This is an optimization exercise on Yosys and OpenROAD, whose aim is small area, not a production implementation. Only simulation tests tie the RTL to the original design; equivalence was not proved. Some runs may be left out. An edit can pass the tests and still lose a function that they never use. Treat power and IR drop as tool artefacts here; the default activity estimate runs too high for this design.

--- flow/design.v: outline only ---
// module Theme_Handler: 111 lines
// module BCD_7Seg: 27 lines
// module Mem_Controller: 88 lines
// module Axes_Checker: 21 lines
// module PX_Lin_Interpol: 43 lines
// module Graph_TH_Handler: 9 lines
// module Font_ROM: 1551 lines
// module Txt_Renderer: 252 lines
module Txt_Renderer(
	input              CLOCK_50,
	input              RST_N,         
	input       [3:1]  KEY,
	input       [9:0]  SW,
	output      [6:0]  HEX3,
	output      [6:0]  HEX5,
	output             LEDR0,
	input       [31:0] from_hps,
	output      [7:0]  hps_dout1,     
	output      [7:0]  hps_dout2,     
	output             hps_op_cplt,   
	output      [2:0]  hps_sens_mode, 
	output      [3:1]  hps_sens_t,    
	output             hps_graph,     
	output      [12:0] p1_addr,
	output             p1_we,
	output      [7:0]  p1_w,
	input       [7:0]  p1_r,
	output      [12:0] p2_addr,
	input       [7:0]  p2_r,
	output VGA_CLK,
	output VGA_BLANK_N,
	output VGA_HS,
	output VGA_VS,
	output [7:0]VGA_R,
	output [7:0]VGA_B,
	output [7:0]VGA_G
);
  // ...
==> flow/flow/run.sh <==
#!/bin/bash
# Layout flow: the standard layout (standard.sh, ORFS make targets) run
# with a copy of the ORFS scripts that changes how the layout is made, not
# what it must meet:
#  - synthesis maps to cells with flow/abc_area.script, an area-oriented ABC
#    script (rounds of &dc2, &dch and &nf with delay relaxed, no buffering
#    or upsizing; the later ORFS
#    repair steps still fix slew, capacitance and timing);
#  - clock tree synthesis inserts no dummy loads;
#  - port buffers are buf_1 cells.
# Every tool's output goes to ORFS's logs under orfs/logs; make's own output
# goes to flow_make.log here.
set -euo pipefail
rm -rf scripts_area
cp -r "$FLOW_HOME/scripts" scripts_area
cp flow/abc_area.script scripts_area/abc_speed.script
sed -i 's/^  -sink_clustering_enable \\$/  -sink_clustering_enable -dont_use_dummy_load \\/' scripts_area/cts.tcl
grep -q -- '-dont_use_dummy_load' scripts_area/cts.tcl
bash standard.sh SCRIPTS_DIR="$PWD/scripts_area" \
  "BUFFER_PORTS_ARGS=-buffer_cell sky130_fd_sc_hd__buf_1" \
  finish > flow_make.log 2>&1
==> flow/flow/abc_area.script <==
&get -n
&st
&dc2
&dch -f
&nf -R 1000 -p
&st
&dc2
&dch -f
&nf -R 1000 -p
&st
&dc2
&dch -f
&nf -R 1000 -p
&st
&dc2
&dch -f
&nf -R 1000 -p
&put
topo
stime -c
==> flow/standard.sh <==
#!/bin/bash
# synth_recipe.tcl (not shown) runs the flow's synth.tcl, then flattens the netlist and writes it again
# the make line also repeats each setting of config.mk as NAME=value (left out here)
make -C /OpenROAD-flow-scripts/flow DESIGN_CONFIG=/design/flow/config.mk WORK_HOME=/design/flow/orfs CLKGATE_MAP_FILE= SYNTH_SCRIPT=/design/flow/synth_recipe.tcl "${@:-finish}"
==> flow/config.mk <==
export PLATFORM = sky130hd
export DESIGN_NAME = Txt_Renderer
export DESIGN_NICKNAME = Txt_Renderer
export VERILOG_FILES = /design/flow/design.v
export SDC_FILE = /design/flow/constraint.sdc
export NUM_CORES = 4
export LEC_CHECK = 0
export CAP_MARGIN = 10
export CORE_MARGIN = 2
export CORE_UTILIZATION = 55
export CTS_CLUSTER_DIAMETER = 60
export CTS_CLUSTER_SIZE = 25
export PLACE_DENSITY = 0.7
export SLEW_MARGIN = 10
export SYNTH_MEMORY_MAX_BITS = 65536
==> flow/constraint.sdc <==
create_clock -name core_clock -period 30.0 [get_ports {CLOCK_50}]
set_input_delay 6.0000 -clock core_clock [delete_from_list [all_inputs] [get_ports {CLOCK_50}]]
set_output_delay 6.0000 -clock core_clock [all_outputs]
set_load 0.01 [all_outputs]
Figure 1. Floorplan with the power grid (run 1).
Scale: 1.5 px per um. Pins as bars on the die edge.
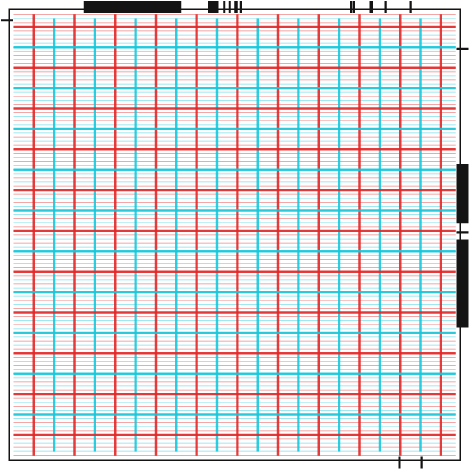
Key: VDD = cyan; VSS = red
109 met1 rails follow the rows. 165 signal pins sit on the boundary. 21 straps on met4.
Die Span X: 300 um
die height: 300 um

Figure 2. Cells coloured by class (run 1).
Scale: 1.5 px per um.
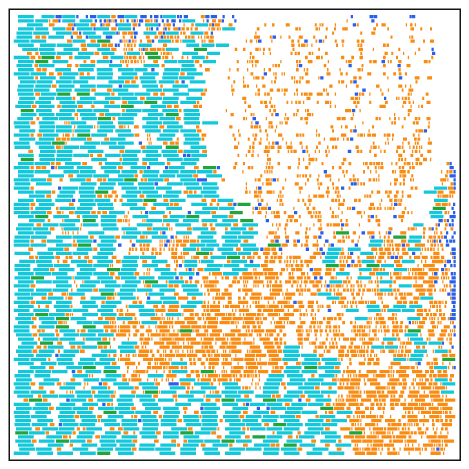
Key: flip-flops = cyan [cells 909, share of their area 52%]; all other logic = orange [cells 2855, share of their area 42%]; cells driving clock nets = green [cells 68, share of their area 3.3%]; other buffers and delay cells = blue [cells 287, share of their area 3.1%]

Figure 3. Clock network drawn from the DEF (run 1).
Scale: 2 px per um.
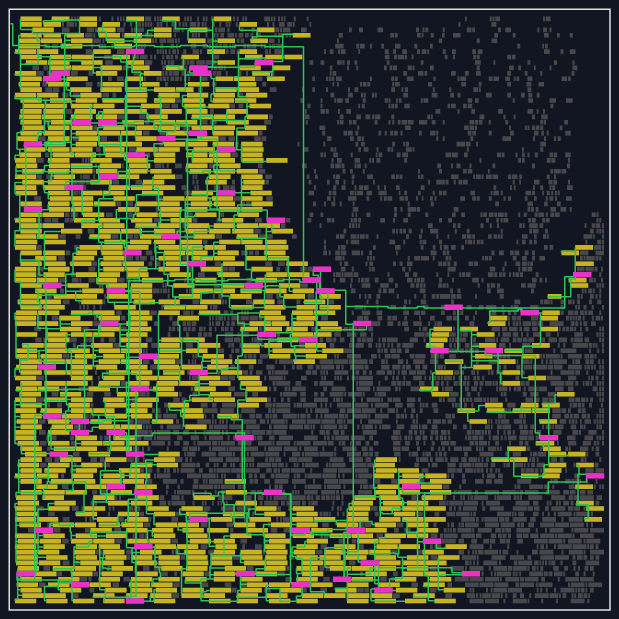
Key: cells driving clock nets = magenta [count 68]; clock wires = green [length 9240 um]; flip-flops = yellow [count 909]
There are 69 routed clock nets.

==> out/qor.txt, run 1 <==
=====================================================================================================
Run status                                                                   timing/DRC/antenna clean
Placeable Area                                                                             86600 um^2
Worst Hold Depth                                                                                    0
Layout overhead on the synthesized area                                                         10.1%
Diodes inserted                                                                                     6
Kind of capture point of the worst setup path                                            primary output
Total count of hold-check failures in the final report                                              0
Non-clock buffer share                                                                          2.98%
Setup bufs post-CTS                                                                                 0
Syn. warnings                                                                                       7
Share of Yosys cell area claimed by the top area cell type                                      50.0%
Most prevalent standard cell on the critical path                                        sky130_fd_sc_hd__fa_1
Worst Path Required                                                                          24.00 ns
Buffers added on ports                                                                            162
Achievable Freq                                                                            0.0352 GHz
Final number of setup-violating endpoints                                                           0
Kind of launch point of the worst setup path                                                input pin
Worst Setup Path Type                                                                       in -> out
Proportion of synthesized area in mux cells                                                    0.831%
Highest-count cells in the layout ignoring fill and taps                                 sky130_fd_sc_hd__edfxtp_1 (800), sky130_fd_sc_hd__nor2_1 (416), sky130_fd_sc_hd__nand2_1 (281)
Mean routed wirelength per cell                                                               33.3 um
Share of cell area taken by multi-input logic gates                                             39.2%
Sum of buffers and inverters on the critical path                                                   9
Synthesized flop and latch total                                                                  909
Hold buffer count at cts                                                                            0
Number of instances in the synthesized netlist                                                   3776
Boundary pin count                                                                                165
Remaining DRCs                                                                                      0
Clock distribution area overhead in the final layout                                            3.22%
Pre-Repair DR Iteration Count                                                                       7
Share of the synthesized area in compound gates (AO/OA/AOI/OAI)                                 13.4%
Largest driver fanout on the critical path                                                         26
Filler Cell Count                                                                                6800
Setup slack, reg-to-reg                                                                      18.94 ns
Final count of pins violating max slew                                                              0
Combinational family with the most area after synthesis                                   adder cells
Proportion of layout cells with a drive suffix above 1                                          5.85%
Cell accounting for the most synthesized area                                            sky130_fd_sc_hd__edfxtp_1
Synth top area cells                                                                     sky130_fd_sc_hd__edfxtp_1 (50%), sky130_fd_sc_hd__fa_1 (10%), sky130_fd_sc_hd__dfrtp_1 (5.2%), sky130_fd_sc_hd__a222oi_1 (5.0%), sky130_fd_sc_hd__ha_1 (3.8%)
Detailed Route Iter0 Violations                                                                  6355
Maximum number of pins on one net before global-route repair                                      101
Top_reg_cell synth                                                                       sky130_fd_sc_hd__edfxtp_1
Via count of the first global-routing pass                                                      35500
Final critical-path setup slack                                                               1.57 ns
Final sequential cell count                                                                       909
Area used by sequential logic in the layout                                                26800 um^2
Slew at the pin closest to its max-slew limit                                                 1.34 ns
Post-layout minimum cycle time                                                               28.43 ns
Setup Slack @ Placement                                                                       1.78 ns
Final period util                                                                               94.8%
Path category of the worst min-delay check                                                 reg -> reg
Clock slew at the register clock pins of the worst setup and hold paths                       0.04 ns
Global placer's final weighted congestion                                                        1.08
Seq/total area                                                                                  50.6%
Sum of routed wire length over all layers                                                      176 mm
Worst Reg2Reg Path Length in Cells                                                                 30
Post-synthesis instance area                                                               48100 um^2
Worst Path Arrival                                                                           22.43 ns
Post-synthesis sequential area ratio                                                            55.7%
Post-synthesis share of cell area spent on full adders, half adders and majority gates          14.1%
Number of flip-flops in the largest register                                                      800
Fraction of the mapped netlist area in simple logic gates                                       12.3%
Number of buffers other than clock buffers in the final layout                                    287
Routed Antenna Nets                                                                                 0
Levels on crit path                                                                                50
CTS resizes                                                                                         0
Clock tree from TritonCTS                                                                       built
Post-layout nets                                                                                 4576
Number of enable-type register cells in the synthesized netlist                                   800
Setup repair after global routing missed its margin                                                no
Worst slew slack as a fraction of its limit                                                     9.71%
Tap Cells                                                                                        1155
Area of the multi-input gates                                                              20700 um^2
Max Cap Viol                                                                                        0
Total CTS buffers                                                                                  68
Effective utilization at floorplan                                                              55.5%
Inverters                                                                                         181
Biggest cell category by area in the final layout                                        sequential cells
Peak per-stage delay on the critical path                                                     0.81 ns
Critical path's top delay family                                                          adder cells
CTS H-tree depth                                                                                    3
Number of sinks on the clock net                                                                  909
Mean instance size in the synthesized netlist                                               12.7 um^2
Half-perimeter wire length after detailed placement                                            125 mm
=====================================================================================================
-- run 1: synth_stat cells, types with 9 or more instances --
library cell,number
sky130_fd_sc_hd__nor2b_1,46
sky130_fd_sc_hd__a2111oi_0,13
sky130_fd_sc_hd__ha_1,145
sky130_fd_sc_hd__o32ai_1,9
sky130_fd_sc_hd__xnor2_1,64
sky130_fd_sc_hd__mux2i_1,14
sky130_fd_sc_hd__a21boi_0,84
sky130_fd_sc_hd__a21o_1,9
sky130_fd_sc_hd__nand2_1,282
sky130_fd_sc_hd__nand2b_1,60
sky130_fd_sc_hd__or3_1,25
sky130_fd_sc_hd__mux2_1,23
sky130_fd_sc_hd__a31oi_1,33
sky130_fd_sc_hd__nor2_1,426
sky130_fd_sc_hd__and2_0,39
sky130_fd_sc_hd__edfxtp_1,800
sky130_fd_sc_hd__o21ai_0,164
sky130_fd_sc_hd__a211oi_1,12
sky130_fd_sc_hd__fa_1,247
sky130_fd_sc_hd__o31ai_1,18
sky130_fd_sc_hd__nor4_1,29
sky130_fd_sc_hd__buf_4,13
sky130_fd_sc_hd__dfrtp_1,100
sky130_fd_sc_hd__clkinv_1,181
sky130_fd_sc_hd__a21oi_1,155
sky130_fd_sc_hd__a22o_1,11
sky130_fd_sc_hd__o22ai_1,39
sky130_fd_sc_hd__nand4_1,28
sky130_fd_sc_hd__nor3_1,71
sky130_fd_sc_hd__a222oi_1,240
sky130_fd_sc_hd__xor2_1,51
sky130_fd_sc_hd__and3_1,57
sky130_fd_sc_hd__nor3b_1,10
sky130_fd_sc_hd__nand3_1,113
sky130_fd_sc_hd__or2_0,26
-- run 1: stage by stage --
step | util, % | cell area [um^2] | std cells
2_1_floorplan | - | 48100 | 3777
3_3_place_gp | 59.1 | 51200 | 5206
3_5_place_dp | 59.1 | 51200 | 5206
4_1_cts | 61.0 | 52900 | 5274
5_1_grt | 61.1 | 52900 | 5275
6_report | 61.1 | 52900 | 5280
-- run 1: per-layer routing --
metal  wire length (um)  vias up  global-route usage [%]
met5                 13        -                       0
met4               9060        2                    17.6
met3              23400      464                    11.0
met2              76300     2709                    57.6
met1              66900    18300                    54.7
li1                   -    15300                       -
Figure 4. Metal layers overlaid (run 1).
Scale: 1.5 px per um. Two of the layers only.
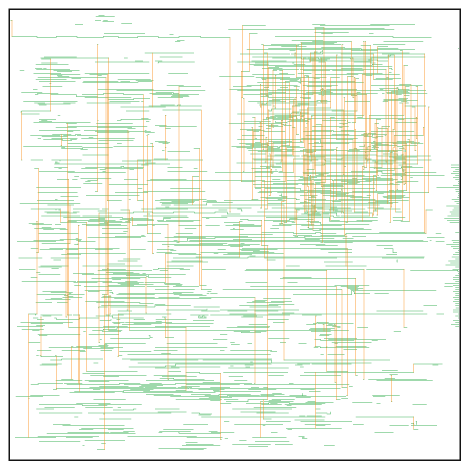

--- run 2 (diff from run 1) ---
--- a/flow/config.mk
+++ b/flow/config.mk
@@ -12,2 +12,3 @@
 export CTS_CLUSTER_SIZE = 25
+export GPL_TIMING_DRIVEN = 0
 export PLACE_DENSITY = 0.7
Figure 5. Metal layers overlaid (run 2).
Scale: 1.5 px per um. Two of the layers only.
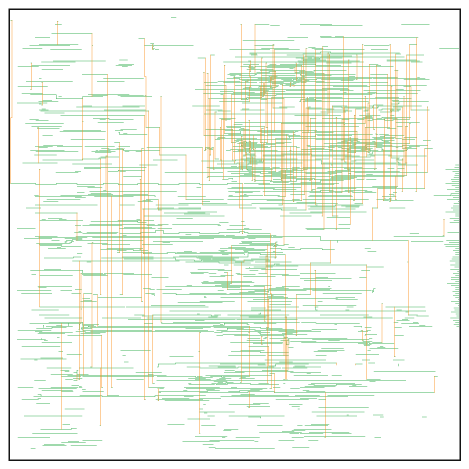
Key: met3 = green [wire length 21.0 mm]; met4 = orange [wire length 7980 um]

==> run 2 against run 1 <==
  * Non-clock buffer count fell by 38
  * Utilization rose by 0.27 points
  * Synthesized area did not move
  * Worst setup slack got worse by 0.68 ns
  * First-iteration DRC count fell by 2.1%
  * Highest routed layer unchanged
  * Critical path type unchanged
  * Critical path depth rose by 8
  * Clock-buffer cell count fell by 7
==> out/qor.txt, run 2 <==
======================================================================================
Number of flip-flops in the largest register                                       800   unchanged
Final period util                                                                97.0%   was 94.8%
Routed via count divided by cell count                                            6.94   was 6.97
Worst hold margin                                                             0.368 ns   was 0.366 ns
Kind of capture point of the worst setup path                             primary output   unchanged
Initial antenna violation count                                                      6   was 7
Cell with the most instances after synthesis                              sky130_fd_sc_hd__edfxtp_1   unchanged
Run status                                                    timing/DRC/antenna clean   unchanged
Worst Path Arrival                                                            23.11 ns   was 22.43 ns
Number of unique standard cell types used by synthesis                              71   unchanged
Worst Setup Path Type                                                        in -> out   unchanged
Layout overhead on the synthesized area                                          10.6%   was 10.1%
Finished Core Util                                                               61.3%   was 61.1%
Global placer's final weighted congestion                                         1.07   was 1.08
CTS resizes                                                                          0   unchanged
Share of Yosys cell area claimed by the top area cell type                       50.0%   unchanged
Die height                                                                      300 um   unchanged
Routed Antenna Nets                                                                  0   unchanged
Mean routed wirelength per cell                                                32.8 um   was 33.3 um
Pre-Repair DR Iteration Count                                                       10   was 7
Half-perimeter wire length after detailed placement                             124 mm   was 125 mm
Most common library cell in the layout ignoring fill and taps             sky130_fd_sc_hd__edfxtp_1   unchanged
Post-synthesis sequential area ratio                                             55.7%   unchanged
Placeable Area                                                              86600 um^2   unchanged
Buffers added on ports                                                             162   unchanged
Clock slew at the register clock pins of the worst setup and hold paths        0.05 ns   was 0.04 ns
Clock tree from TritonCTS                                                        built   unchanged
Kind of launch point of the worst setup path                                 input pin   unchanged
Setup repair after global routing missed its margin                                 no   unchanged
Worst slew slack as a fraction of its limit                                      2.85%   was 9.71%
Total GRT Usage                                                                  38.0%   was 39.2%
Path category of the worst min-delay check                                  reg -> reg   unchanged
Bufs on Longest Clock Path                                                           3   unchanged
Worst clock skew                                                             0.0979 ns   was 0.0936 ns
Cell accounting for the most synthesized area                             sky130_fd_sc_hd__edfxtp_1   unchanged
Top_reg_cell synth                                                        sky130_fd_sc_hd__edfxtp_1   unchanged
Post-synthesis instance area                                                48100 um^2   unchanged
Sum of routed wire length over all layers                                       172 mm   was 176 mm
Synthesized flop and latch total                                                   909   unchanged
Maximum number of pins on one net before global-route repair                        82   was 101
Detailed Route Iter0 Violations                                                   6221   was 6355
Most prevalent standard cell on the critical path                         sky130_fd_sc_hd__fa_1   unchanged
Hold buffer count at cts                                                             0   unchanged
Mean instance size in the synthesized netlist                                12.7 um^2   unchanged
CTS H-tree depth                                                                     2   was 3
Syn. warnings                                                                        7   unchanged
Number of sinks on the clock net                                                   909   unchanged
Critical-path top delay cell                                              sky130_fd_sc_hd__fa_1   was sky130_fd_sc_hd__nor3b_2
Count of standard-cell rows                                                        108   unchanged
Grt ovf                                                                              0   unchanged
Asr flop ratio synth                                                             11.9%   unchanged
Achievable Freq                                                             0.0344 GHz   was 0.0352 GHz
Final count of pins violating max slew                                               0   unchanged
Peak per-stage delay on the critical path                                      0.67 ns   was 0.81 ns
Worst Reg2Reg Path Length in Cells                                                  28   was 30
Boundary pin count                                                                 165   unchanged
Root cell of the clock tree                                               sky130_fd_sc_hd__clkbuf_16   unchanged
Die Span X                                                                      300 um   unchanged
Remaining DRCs                                                                       0   unchanged
Synth top area cells                                                      sky130_fd_sc_hd__edfxtp_1 (50%), sky130_fd_sc_hd__fa_1 (10%), sky130_fd_sc_hd__dfrtp_1 (5.2%), sky130_fd_sc_hd__a222oi_1 (5.0%), sky130_fd_sc_hd__ha_1 (3.8%)   unchanged
Total CTS buffers                                                                   61   was 68
Number of enable-type register cells in the synthesized netlist                    800   unchanged
Effective utilization at floorplan                                               55.5%   unchanged
Final number of setup-violating endpoints                                            0   unchanged
Highest-count cells in the layout ignoring fill and taps                  sky130_fd_sc_hd__edfxtp_1 (800), sky130_fd_sc_hd__nor2_1 (414), sky130_fd_sc_hd__nand2_1 (281)   was sky130_fd_sc_hd__edfxtp_1 (800), sky130_fd_sc_hd__nor2_1 (416), sky130_fd_sc_hd__nand2_1 (281)
Total number of vias                                                             36300   was 36800
Global-route wire length before repair                                          246 mm   was 253 mm
Worst Hold Depth                                                                     0   unchanged
Post-layout minimum cycle time                                                29.11 ns   was 28.43 ns
Number of instances in the synthesized netlist                                    3776   unchanged
Post-layout nets                                                                  4531   was 4576
Largest driver fanout on the critical path                                          19   was 26
Standard cell area after detailed placement                                 51600 um^2   was 51200 um^2
Proportion of layout cells with a drive suffix above 1                           5.40%   was 5.85%
Area of the die                                                             89800 um^2   unchanged
Total count of hold-check failures in the final report                               0   unchanged
Setup bufs post-CTS                                                                  0   unchanged
Setup slack, reg-to-reg                                                       16.88 ns   was 18.94 ns
Area of all placed cells without fillers                                    53100 um^2   was 52900 um^2
Post-synth top cells                                                      sky130_fd_sc_hd__edfxtp_1 (800), sky130_fd_sc_hd__nor2_1 (426), sky130_fd_sc_hd__nand2_1 (282)   unchanged
Via count of the first global-routing pass                                       35100   was 35500
Max Cap Viol                                                                         0   unchanged
Worst Path Required                                                           24.00 ns   about the same
Slew at the pin closest to its max-slew limit                                  1.46 ns   was 1.34 ns
Clock latency reported for the late side of the worst-skew pair                0.70 ns   was 0.68 ns
======================================================================================
Figure 6. Static IR drop (run 2).
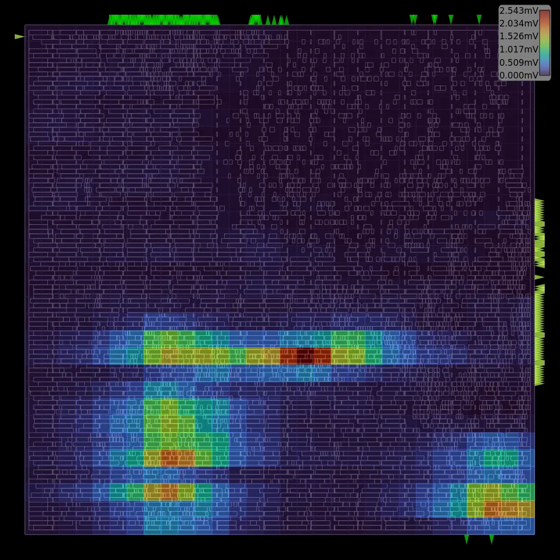

[run 2: layout make-up]
cell class / instances / area, um^2
antenna: 1 / 2.50
buffer: 13 / 97.6
clock buffer: 61 / 1530
fill: 6733 / 33500
inverter: 181 / 679
multi-input combinational: 2674 / 20800
sequential: 909 / 26800
tap: 1155 / 1450
timing repair buffer: 236 / 1800
[run 2: worst max-delay path: cells and delay by family]
family                   cells  cell delay [ns]
AND/OR/NAND/NOR              9             2.36
adder cells (fa/ha/maj)     28            10.85
XOR/XNOR                     2             0.63
buffers and inverters       13             1.73
AO/OA/AOI/OAI                6             1.53
[run 2: kinds of logic after synthesis]
group | synth area share [%]
mux | 0.831
simple gates | 12.3
buf+inv | 1.62
xor+xnor | 2.10
flops | 55.7
other cells | 0.00780
compound gates | 13.4
fa+ha+maj | 14.1
[run 2: metrics by stage]
| stage | setup WS [ns] | std cells | setup TNS (ns) |
|---|---|---|---|
| 6_report | 0.892 | 5230 | 0 |
| 3_3_place_gp | -4.02 | 5094 | -90.27 |
| 4_1_cts | 0.576 | 5228 | 0 |
| 3_5_place_dp | 0.617 | 5167 | 0 |
| 2_1_floorplan | 1.77 | 3777 | 0 |
| 5_1_grt | 0.0447 | 5229 | 0 |
[run 2: routing by layer]
layer | GRT usage, % | wire length [um] | vias up
met5 | 0 | 136 | -
met2 | 56.6 | 75500 | 2476
li1 | - | - | 15200
met1 | 54.3 | 67200 | 18200
met3 | 9.24 | 21000 | 421
met4 | 15.1 | 7980 | 6
Figure 7. Clock network drawn from the DEF (run 2).
Scale: 2 px per um.
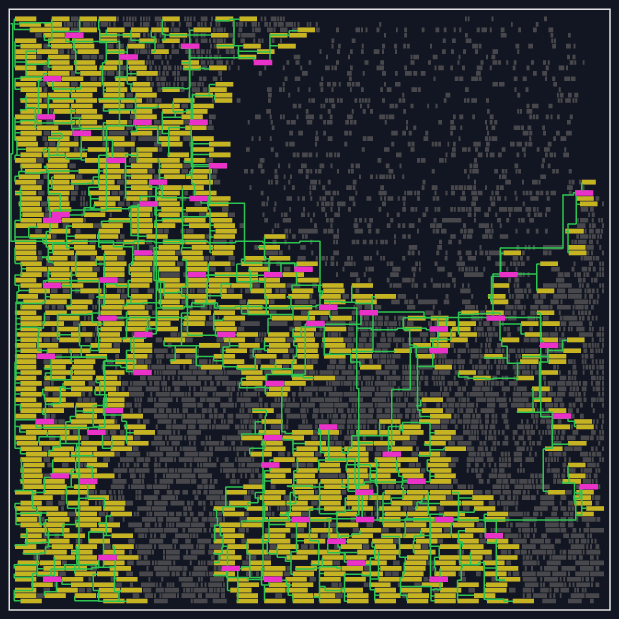

--- run 3 (diff from run 2) ---
--- a/flow/config.mk
+++ b/flow/config.mk
@@ -10,4 +10,4 @@
 export CORE_UTILIZATION = 55
-export CTS_CLUSTER_DIAMETER = 60
-export CTS_CLUSTER_SIZE = 25
+export CTS_CLUSTER_DIAMETER = 70
+export CTS_CLUSTER_SIZE = 28
 export GPL_TIMING_DRIVEN = 0
Figure 8. Clock network drawn from the DEF (run 3).
Scale: 2 px per um.
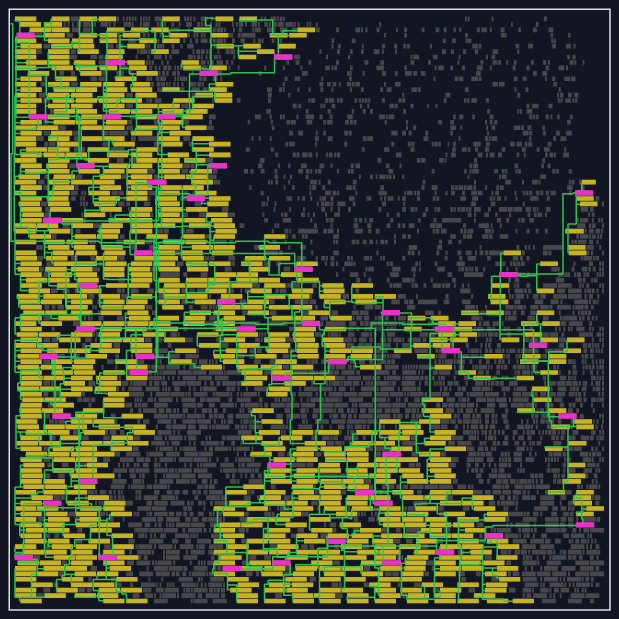
Key: clock wires = green [length 8860 um]; cells driving clock nets = magenta [count 47]; flip-flops = yellow [count 909]
There are 48 routed clock nets.

Figure 9. Static IR drop (run 3).
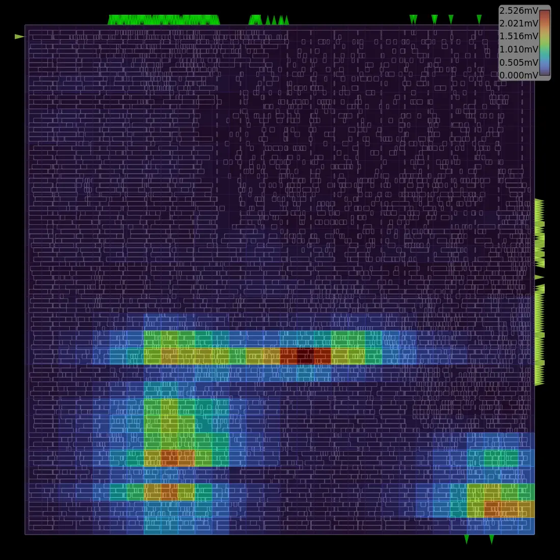

==> run 3 against run 2 <==
  * Now fails the layout checks on capacitance limit
  * Worst setup slack worse by 0.16 ns
  * Global-route usage hardly changed
  * Utilization is 0.40 points lower
  * First-iteration DRC count is 3.7% lower
  * Cell count is 0.27% lower
==> out/qor.txt, run 3 <==
======================================================================================
Remaining DRCs                                                                       0   unchanged
Count of standard-cell rows                                                        108   unchanged
Cell with the most instances after synthesis                              sky130_fd_sc_hd__edfxtp_1   unchanged
Global-route wire length before repair                                          246 mm   about the same
Run status                                                                finished with violations   was timing/DRC/antenna clean
Grt ovf                                                                              0   unchanged
Post-synth top cells                                                      sky130_fd_sc_hd__edfxtp_1 (800), sky130_fd_sc_hd__nor2_1 (426), sky130_fd_sc_hd__nand2_1 (282)   unchanged
Clock tree from TritonCTS                                                        built   unchanged
Slew at the pin closest to its max-slew limit                                  1.48 ns   was 1.46 ns
Layout overhead on the synthesized area                                          9.83%   was 10.6%
Boundary pin count                                                                 165   unchanged
Via count of the first global-routing pass                                       35100   about the same
Effective utilization at floorplan                                               55.5%   unchanged
Setup bufs post-CTS                                                                  0   unchanged
Syn. warnings                                                                        7   unchanged
Cell accounting for the most synthesized area                             sky130_fd_sc_hd__edfxtp_1   unchanged
Setup repair after global routing missed its margin                                 no   unchanged
Final number of setup-violating endpoints                                            0   unchanged
Max Cap Viol                                                                         1   was 0
Largest driver fanout on the critical path                                          19   unchanged
Most prevalent standard cell on the critical path                         sky130_fd_sc_hd__fa_1   unchanged
Pre-Repair DR Iteration Count                                                       13   was 10
Initial antenna violation count                                                      7   was 6
Kind of capture point of the worst setup path                             primary output   unchanged
Sum of routed wire length over all layers                                       172 mm   about the same
Worst clock skew                                                             0.0977 ns   was 0.0979 ns
Hold buffer count at cts                                                             0   unchanged
CTS H-tree depth                                                                     2   unchanged
Critical path's top delay family                                           adder cells   unchanged
Die Span X                                                                      300 um   unchanged
Setup slack, reg-to-reg                                                       16.79 ns   was 16.88 ns
Worst slew slack as a fraction of its limit                                      1.19%   was 2.85%
Total CTS buffers                                                                   47   was 61
Path category of the worst min-delay check                                  reg -> reg   unchanged
Total count of hold-check failures in the final report                               0   unchanged
Standard cell area after detailed placement                                 51600 um^2   unchanged
Kind of launch point of the worst setup path                                 input pin   unchanged
Worst Hold Depth                                                                     0   unchanged
Post-synthesis instance area                                                48100 um^2   unchanged
Die height                                                                      300 um   unchanged
Number of flip-flops in the largest register                                       800   unchanged
Buffers added on ports                                                             162   unchanged
Most common library cell in the layout ignoring fill and taps             sky130_fd_sc_hd__edfxtp_1   unchanged
Total number of vias                                                             36300   about the same
Top_reg_cell synth                                                        sky130_fd_sc_hd__edfxtp_1   unchanged
Area of all placed cells without fillers                                    52800 um^2   was 53100 um^2
Post-layout minimum cycle time                                                29.27 ns   was 29.11 ns
Critical-path top delay cell                                              sky130_fd_sc_hd__o21ai_0   was sky130_fd_sc_hd__fa_1
Placeable Area                                                              86600 um^2   unchanged
Mean routed wirelength per cell                                                32.9 um   was 32.8 um
Mean instance size in the synthesized netlist                                12.7 um^2   unchanged
Share of Yosys cell area claimed by the top area cell type                       50.0%   unchanged
Number of sinks on the clock net                                                   909   unchanged
Number of enable-type register cells in the synthesized netlist                    800   unchanged
Synth top area cells                                                      sky130_fd_sc_hd__edfxtp_1 (50%), sky130_fd_sc_hd__fa_1 (10%), sky130_fd_sc_hd__dfrtp_1 (5.2%), sky130_fd_sc_hd__a222oi_1 (5.0%), sky130_fd_sc_hd__ha_1 (3.8%)   unchanged
Total GRT Usage                                                                  38.0%   about the same
Number of instances in the synthesized netlist                                    3776   unchanged
Maximum number of pins on one net before global-route repair                        82   unchanged
Synthesized flop and latch total                                                   909   unchanged
Final period util                                                                97.6%   was 97.0%
Number of unique standard cell types used by synthesis                              71   unchanged
SO Faults                                                                 capacitance limit
Worst Path Arrival                                                            23.27 ns   was 23.11 ns
Cell total after placement                                                        5167   unchanged
Achievable Freq                                                             0.0342 GHz   was 0.0344 GHz
Post-route insts no fill                                                          5216   was 5230
Setup tns final                                                                   0 ns   unchanged
Worst Path Required                                                           24.00 ns   about the same
Routed Antenna Nets                                                                  0   unchanged
Post-layout nets                                                                  4517   was 4531
Clock slew at the register clock pins of the worst setup and hold paths        0.04 ns   was 0.05 ns
Global placer's final weighted congestion                                         1.07   unchanged
Root cell of the clock tree                                               sky130_fd_sc_hd__clkbuf_16   unchanged
Sum of buffers and inverters on the critical path                                   12   was 13
Proportion of layout cells with a drive suffix above 1                           5.07%   was 5.40%
Worst Reg2Reg Path Length in Cells                                                  28   unchanged
Levels on crit path                                                                 55   was 58
Detailed Route Iter0 Violations                                                   5993   was 6221
Final count of pins violating max slew                                               0   unchanged
Half-perimeter wire length after detailed placement                             124 mm   unchanged
Peak per-stage delay on the critical path                                      0.90 ns   was 0.67 ns
Bufs on Longest Clock Path                                                           3   unchanged
Worst Setup Path Type                                                        in -> out   unchanged
Clock latency reported for the late side of the worst-skew pair                0.68 ns   was 0.70 ns
Asr flop ratio synth                                                             11.9%   unchanged
Highest-count cells in the layout ignoring fill and taps                  sky130_fd_sc_hd__edfxtp_1 (800), sky130_fd_sc_hd__nor2_1 (414), sky130_fd_sc_hd__nand2_1 (281)   unchanged
Worst hold margin                                                             0.365 ns   was 0.368 ns
Area of the die                                                             89800 um^2   unchanged
Post-synthesis sequential area ratio                                             55.7%   unchanged
Routed via count divided by cell count                                            6.96   was 6.94
======================================================================================
==> run 3: cell types whose count changed in the layout (fill, tap and decap cells not counted) <==
| cell | before | now |
|---|---|---|
| sky130_fd_sc_hd__clkbuf_16 | 61 | 47 |
==> run 3: cell families (layout without fill, tap and decap cells) <==
family	count (synthesis)	after routing	synth area share, %
simple gates	1252	1252	12.3
flops	909	909	55.7
compound gates	876	876	13.4
fa+ha+maj	392	392	14.1
buf+inv	194	477	1.62
xor+xnor	115	115	2.10
mux	37	37	0.831
other cells	1	3	0.00780
==> run 3: worst reg2reg max path, delay by kind of cell (launching register included) <==
family                   cells  cell delay (ns)
AO/OA/AOI/OAI               10             5.41
adder cells (fa/ha/maj)      2             1.14
buffers and inverters        1             1.25
flip-flops                   1             0.44
AND/OR/NAND/NOR             15             4.84
==> run 3: layout make-up <==
| type | instances | area [um^2] |
|---|---|---|
| Sequential cell | 909 | 26800 |
| Tap cell | 1155 | 1450 |
| Multi-Input combinational cell | 2674 | 20800 |
| Inverter | 181 | 679 |
| Clock buffer | 47 | 1180 |
| Fill cell | 6807 | 33800 |
| Timing Repair Buffer | 236 | 1800 |
| Buffer | 13 | 97.6 |
| Antenna cell | 1 | 2.50 |
==> run 3: timing repair <==
| action | 4_1_cts | 5_1_grt |
|---|---|---|
| setup endpoints to repair | 0 | 8 |
| gates resized for setup | 0 | 2 |
| hold endpoints to repair | 0 | 0 |
==> run 3: through the flow <==
step | setup slack [ns] | utilization [%]
after floorplan | 1.77 | -
after global placement | -4.02 | 57.9
after detailed placement | 0.617 | 59.5
after CTS | 0.550 | 60.9
after global routing | 0.0268 | 60.9
final | 0.728 | 60.9
==> run 3: routing by layer <==
metal | track usage [%] | wire length (um) | vias up
met5 | 0 | 46 | -
met4 | 14.8 | 7680 | 6
met3 | 9.91 | 21300 | 420
met2 | 56.8 | 75700 | 2467
met1 | 53.6 | 66900 | 18300
li1 | - | - | 15100
Figure 10. Cells coloured by class (run 3).
Scale: 1.5 px per um.
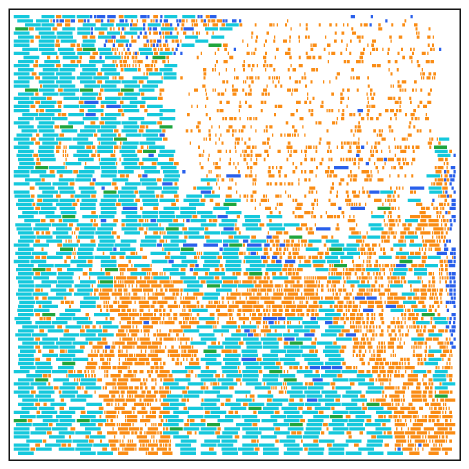

--- run 4 (diff from run 3) ---
--- a/flow/config.mk
+++ b/flow/config.mk
@@ -12,3 +12,2 @@
 export CTS_CLUSTER_SIZE = 28
-export GPL_TIMING_DRIVEN = 0
 export PLACE_DENSITY = 0.7
Figure 11. Cells coloured by class (run 4).
Scale: 1.5 px per um.
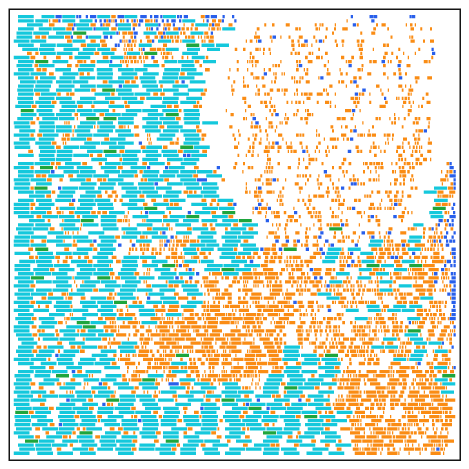
Key: flip-flops = cyan [cells 909, share of their area 53%]; other buffers and delay cells = blue [cells 287, share of their area 3.1%]; all other logic = orange [cells 2855, share of their area 42%]; cells driving clock nets = green [cells 47, share of their area 2.3%]
Finished Core Util: 60.5%
Seq/total area: 51.1%
area of all placed cells without fillers: 52400 um^2

Figure 12. Static IR drop (run 4).
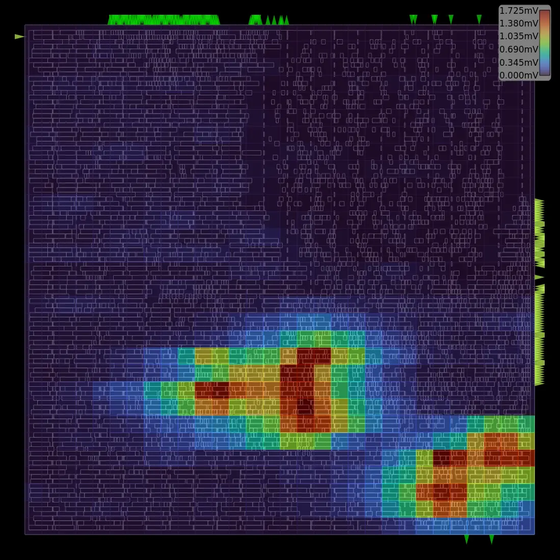

==> run 4 against run 3 <==
  * The run now finishes clean
  * Synthesized cell count unchanged
  * Sequential cell count unchanged
  * Clock skew down 0.0088 ns
  * Sequential share of layout area up 0.39 points
==> out/qor.txt, run 4 <==
======================================================================================
Kind of launch point of the worst setup path                                 input pin   unchanged
Largest driver fanout on the critical path                                          22   was 19
Worst Setup Path Type                                                        in -> out   unchanged
Cell accounting for the most synthesized area                             sky130_fd_sc_hd__edfxtp_1   unchanged
Asr flop ratio synth                                                             11.9%   unchanged
Via count of the first global-routing pass                                       35200   was 35100
Pre-Repair DR Iteration Count                                                        9   was 13
Post-synth top cells                                                      sky130_fd_sc_hd__edfxtp_1 (800), sky130_fd_sc_hd__nor2_1 (426), sky130_fd_sc_hd__nand2_1 (282)   unchanged
Mean routed wirelength per cell                                                33.3 um   was 32.9 um
Proportion of layout cells with a drive suffix above 1                           5.37%   was 5.07%
Final count of pins violating max slew                                               0   unchanged
Worst Hold Depth                                                                     0   unchanged
Peak per-stage delay on the critical path                                      0.67 ns   was 0.90 ns
Bufs on Longest Clock Path                                                           3   unchanged
Run status                                                    timing/DRC/antenna clean   was finished with violations
Setup bufs post-CTS                                                                  0   unchanged
Total number of vias                                                             36800   was 36300
Initial antenna violation count                                                      7   unchanged
Die height                                                                      300 um   unchanged
Total CTS buffers                                                                   47   unchanged
Sum of routed wire length over all layers                                       175 mm   was 172 mm
Max Cap Viol                                                                         0   was 1
Grt ovf                                                                              0   unchanged
Slew at the pin closest to its max-slew limit                                  1.37 ns   was 1.48 ns
Clock tree from TritonCTS                                                        built   unchanged
Synthesized flop and latch total                                                   909   unchanged
Number of unique standard cell types used by synthesis                              71   unchanged
Post-synthesis sequential area ratio                                             55.7%   unchanged
Worst Path Required                                                           24.00 ns   about the same
Boundary pin count                                                                 165   unchanged
CTS resizes                                                                          0   unchanged
Most common library cell in the layout ignoring fill and taps             sky130_fd_sc_hd__edfxtp_1   unchanged
Highest-count cells in the layout ignoring fill and taps                  sky130_fd_sc_hd__edfxtp_1 (800), sky130_fd_sc_hd__nor2_1 (416), sky130_fd_sc_hd__nand2_1 (281)   was sky130_fd_sc_hd__edfxtp_1 (800), sky130_fd_sc_hd__nor2_1 (414), sky130_fd_sc_hd__nand2_1 (281)
Syn. warnings                                                                        7   unchanged
Buffers added on ports                                                             162   unchanged
Mean instance size in the synthesized netlist                                12.7 um^2   unchanged
Setup tns final                                                                   0 ns   unchanged
Number of sinks on the clock net                                                   909   unchanged
Detailed Route Iter0 Violations                                                   6273   was 5993
Critical-path top delay cell                                              sky130_fd_sc_hd__fa_1   was sky130_fd_sc_hd__o21ai_0
Cell with the most instances after synthesis                              sky130_fd_sc_hd__edfxtp_1   unchanged
Path category of the worst min-delay check                                  reg -> reg   unchanged
Effective utilization at floorplan                                               55.5%   unchanged
Final number of setup-violating endpoints                                            0   unchanged
Routed via count divided by cell count                                            6.99   was 6.96
Placeable Area                                                              86600 um^2   unchanged
Worst Reg2Reg Path Length in Cells                                                  30   was 28
Number of enable-type register cells in the synthesized netlist                    800   unchanged
Half-perimeter wire length after detailed placement                             125 mm   was 124 mm
Worst slew slack as a fraction of its limit                                      7.49%   was 1.19%
Synth top area cells                                                      sky130_fd_sc_hd__edfxtp_1 (50%), sky130_fd_sc_hd__fa_1 (10%), sky130_fd_sc_hd__dfrtp_1 (5.2%), sky130_fd_sc_hd__a222oi_1 (5.0%), sky130_fd_sc_hd__ha_1 (3.8%)   unchanged
Worst clock skew                                                             0.0889 ns   was 0.0977 ns
Remaining DRCs                                                                       0   unchanged
Root cell of the clock tree                                               sky130_fd_sc_hd__clkbuf_16   unchanged
Achievable Freq                                                             0.0352 GHz   was 0.0342 GHz
Final period util                                                                94.7%   was 97.6%
Number of instances in the synthesized netlist                                    3776   unchanged
Clock latency reported for the late side of the worst-skew pair                0.68 ns   about the same
Post-layout minimum cycle time                                                28.42 ns   was 29.27 ns
Routed Antenna Nets                                                                  0   unchanged
Post-synthesis instance area                                                48100 um^2   unchanged
Most prevalent standard cell on the critical path                         sky130_fd_sc_hd__fa_1   unchanged
Hold buffer count at cts                                                             0   unchanged
Die Span X                                                                      300 um   unchanged
CTS H-tree depth                                                                     2   unchanged
Layout overhead on the synthesized area                                          8.98%   was 9.83%
Maximum number of pins on one net before global-route repair                       101   was 82
Global placer's final weighted congestion                                         1.08   was 1.07
Clock slew at the register clock pins of the worst setup and hold paths        0.04 ns   about the same
Kind of capture point of the worst setup path                             primary output   unchanged
Area of the die                                                             89800 um^2   unchanged
Total count of hold-check failures in the final report                               0   unchanged
Number of flip-flops in the largest register                                       800   unchanged
Total GRT Usage                                                                  38.9%   was 38.0%
Top_reg_cell synth                                                        sky130_fd_sc_hd__edfxtp_1   unchanged
Worst Path Arrival                                                            22.42 ns   was 23.27 ns
Global-route wire length before repair                                          251 mm   was 246 mm
Setup repair after global routing missed its margin                                 no   unchanged
Share of Yosys cell area claimed by the top area cell type                       50.0%   unchanged
Count of standard-cell rows                                                        108   unchanged
Post-layout nets                                                                  4555   was 4517
Setup slack, reg-to-reg                                                       18.86 ns   was 16.79 ns
======================================================================================
run 4: final cells by class:
| type | count | area, um^2 |
|---|---|---|
| tap | 1155 | 1450 |
| inverter | 181 | 679 |
| timing repair buffer | 287 | 1580 |
| fill | 6873 | 34200 |
| antenna | 7 | 17.5 |
| multi-input combinational | 2674 | 20700 |
| sequential | 909 | 26800 |
| clock buffer | 47 | 1180 |
run 4: kinds of logic after synthesis:
group,count (synthesis),synth area share (%)
AOI/OAI and AO/OA,876,13.4
xor gates and xnor gates,115,2.10
adders and majority gates,392,14.1
buffers and inverters,194,1.62
DFF,909,55.7
muxes,37,0.831
other,1,0.00780
and+or+nand+nor,1252,12.3
run 4: metrics by stage:
step                      hold WS, ns  instances  area (um^2)  setup WS [ns]
after floorplan                 0.347       3777        48100           1.77
after detailed placement        0.365       5206        51200           1.78
after global placement          0.353       5206        51200           2.08
final                           0.366       5260        52400           1.58
after CTS                       0.371       5253        52400           1.77
after global routing            0.384       5254        52400          0.740
run 4: worst max-delay path: cells and delay by family:
family / cells / cell delay, ns
xor gates and xnor gates: 2 / 0.79
AOI/OAI and AO/OA: 5 / 1.77
buffers and inverters: 9 / 1.19
adders and majority gates: 28 / 11.10
and+or+nand+nor: 6 / 1.55
run 4: metal layers:
metal | part of all wire [%] | GRT usage [%] | routed length (um)
met2 | 44 | 57.7 | 76300
met5 | 0.0074 | 0 | 13
met3 | 13 | 10.2 | 23000
met4 | 5.1 | 16.7 | 8920
met1 | 38 | 54.7 | 67000

==> re-timing with driven ports <==
The flow's constraints put no driver on any port. The routed layouts listed below were extracted and timed again, unchanged, in two steps. Step 1 assumes that a clkbuf_16 drives the clock port and a buf_2 every other input. Step 2 also shifts input and output timing later by t, the mid clock arrival at the registers, as if the neighbouring blocks saw the same clock. a / b / c = ideal / step 1 / step 2; a / b = the first two.
run | t (ns) | setup WS [ns] | worst register clock-pin slew, ns
run 1 | 0.689 | 1.568 / 1.540 / 1.540 | 0.09 / 0.09
run 2 | 0.713 | 0.892 / 0.870 / 0.870 | 0.10 / 0.10
run 3 | 0.690 | 0.728 / 0.706 / 0.706 | 0.11 / 0.11
run 4 | 0.706 | 1.580 / 1.552 / 1.552 | 0.11 / 0.11
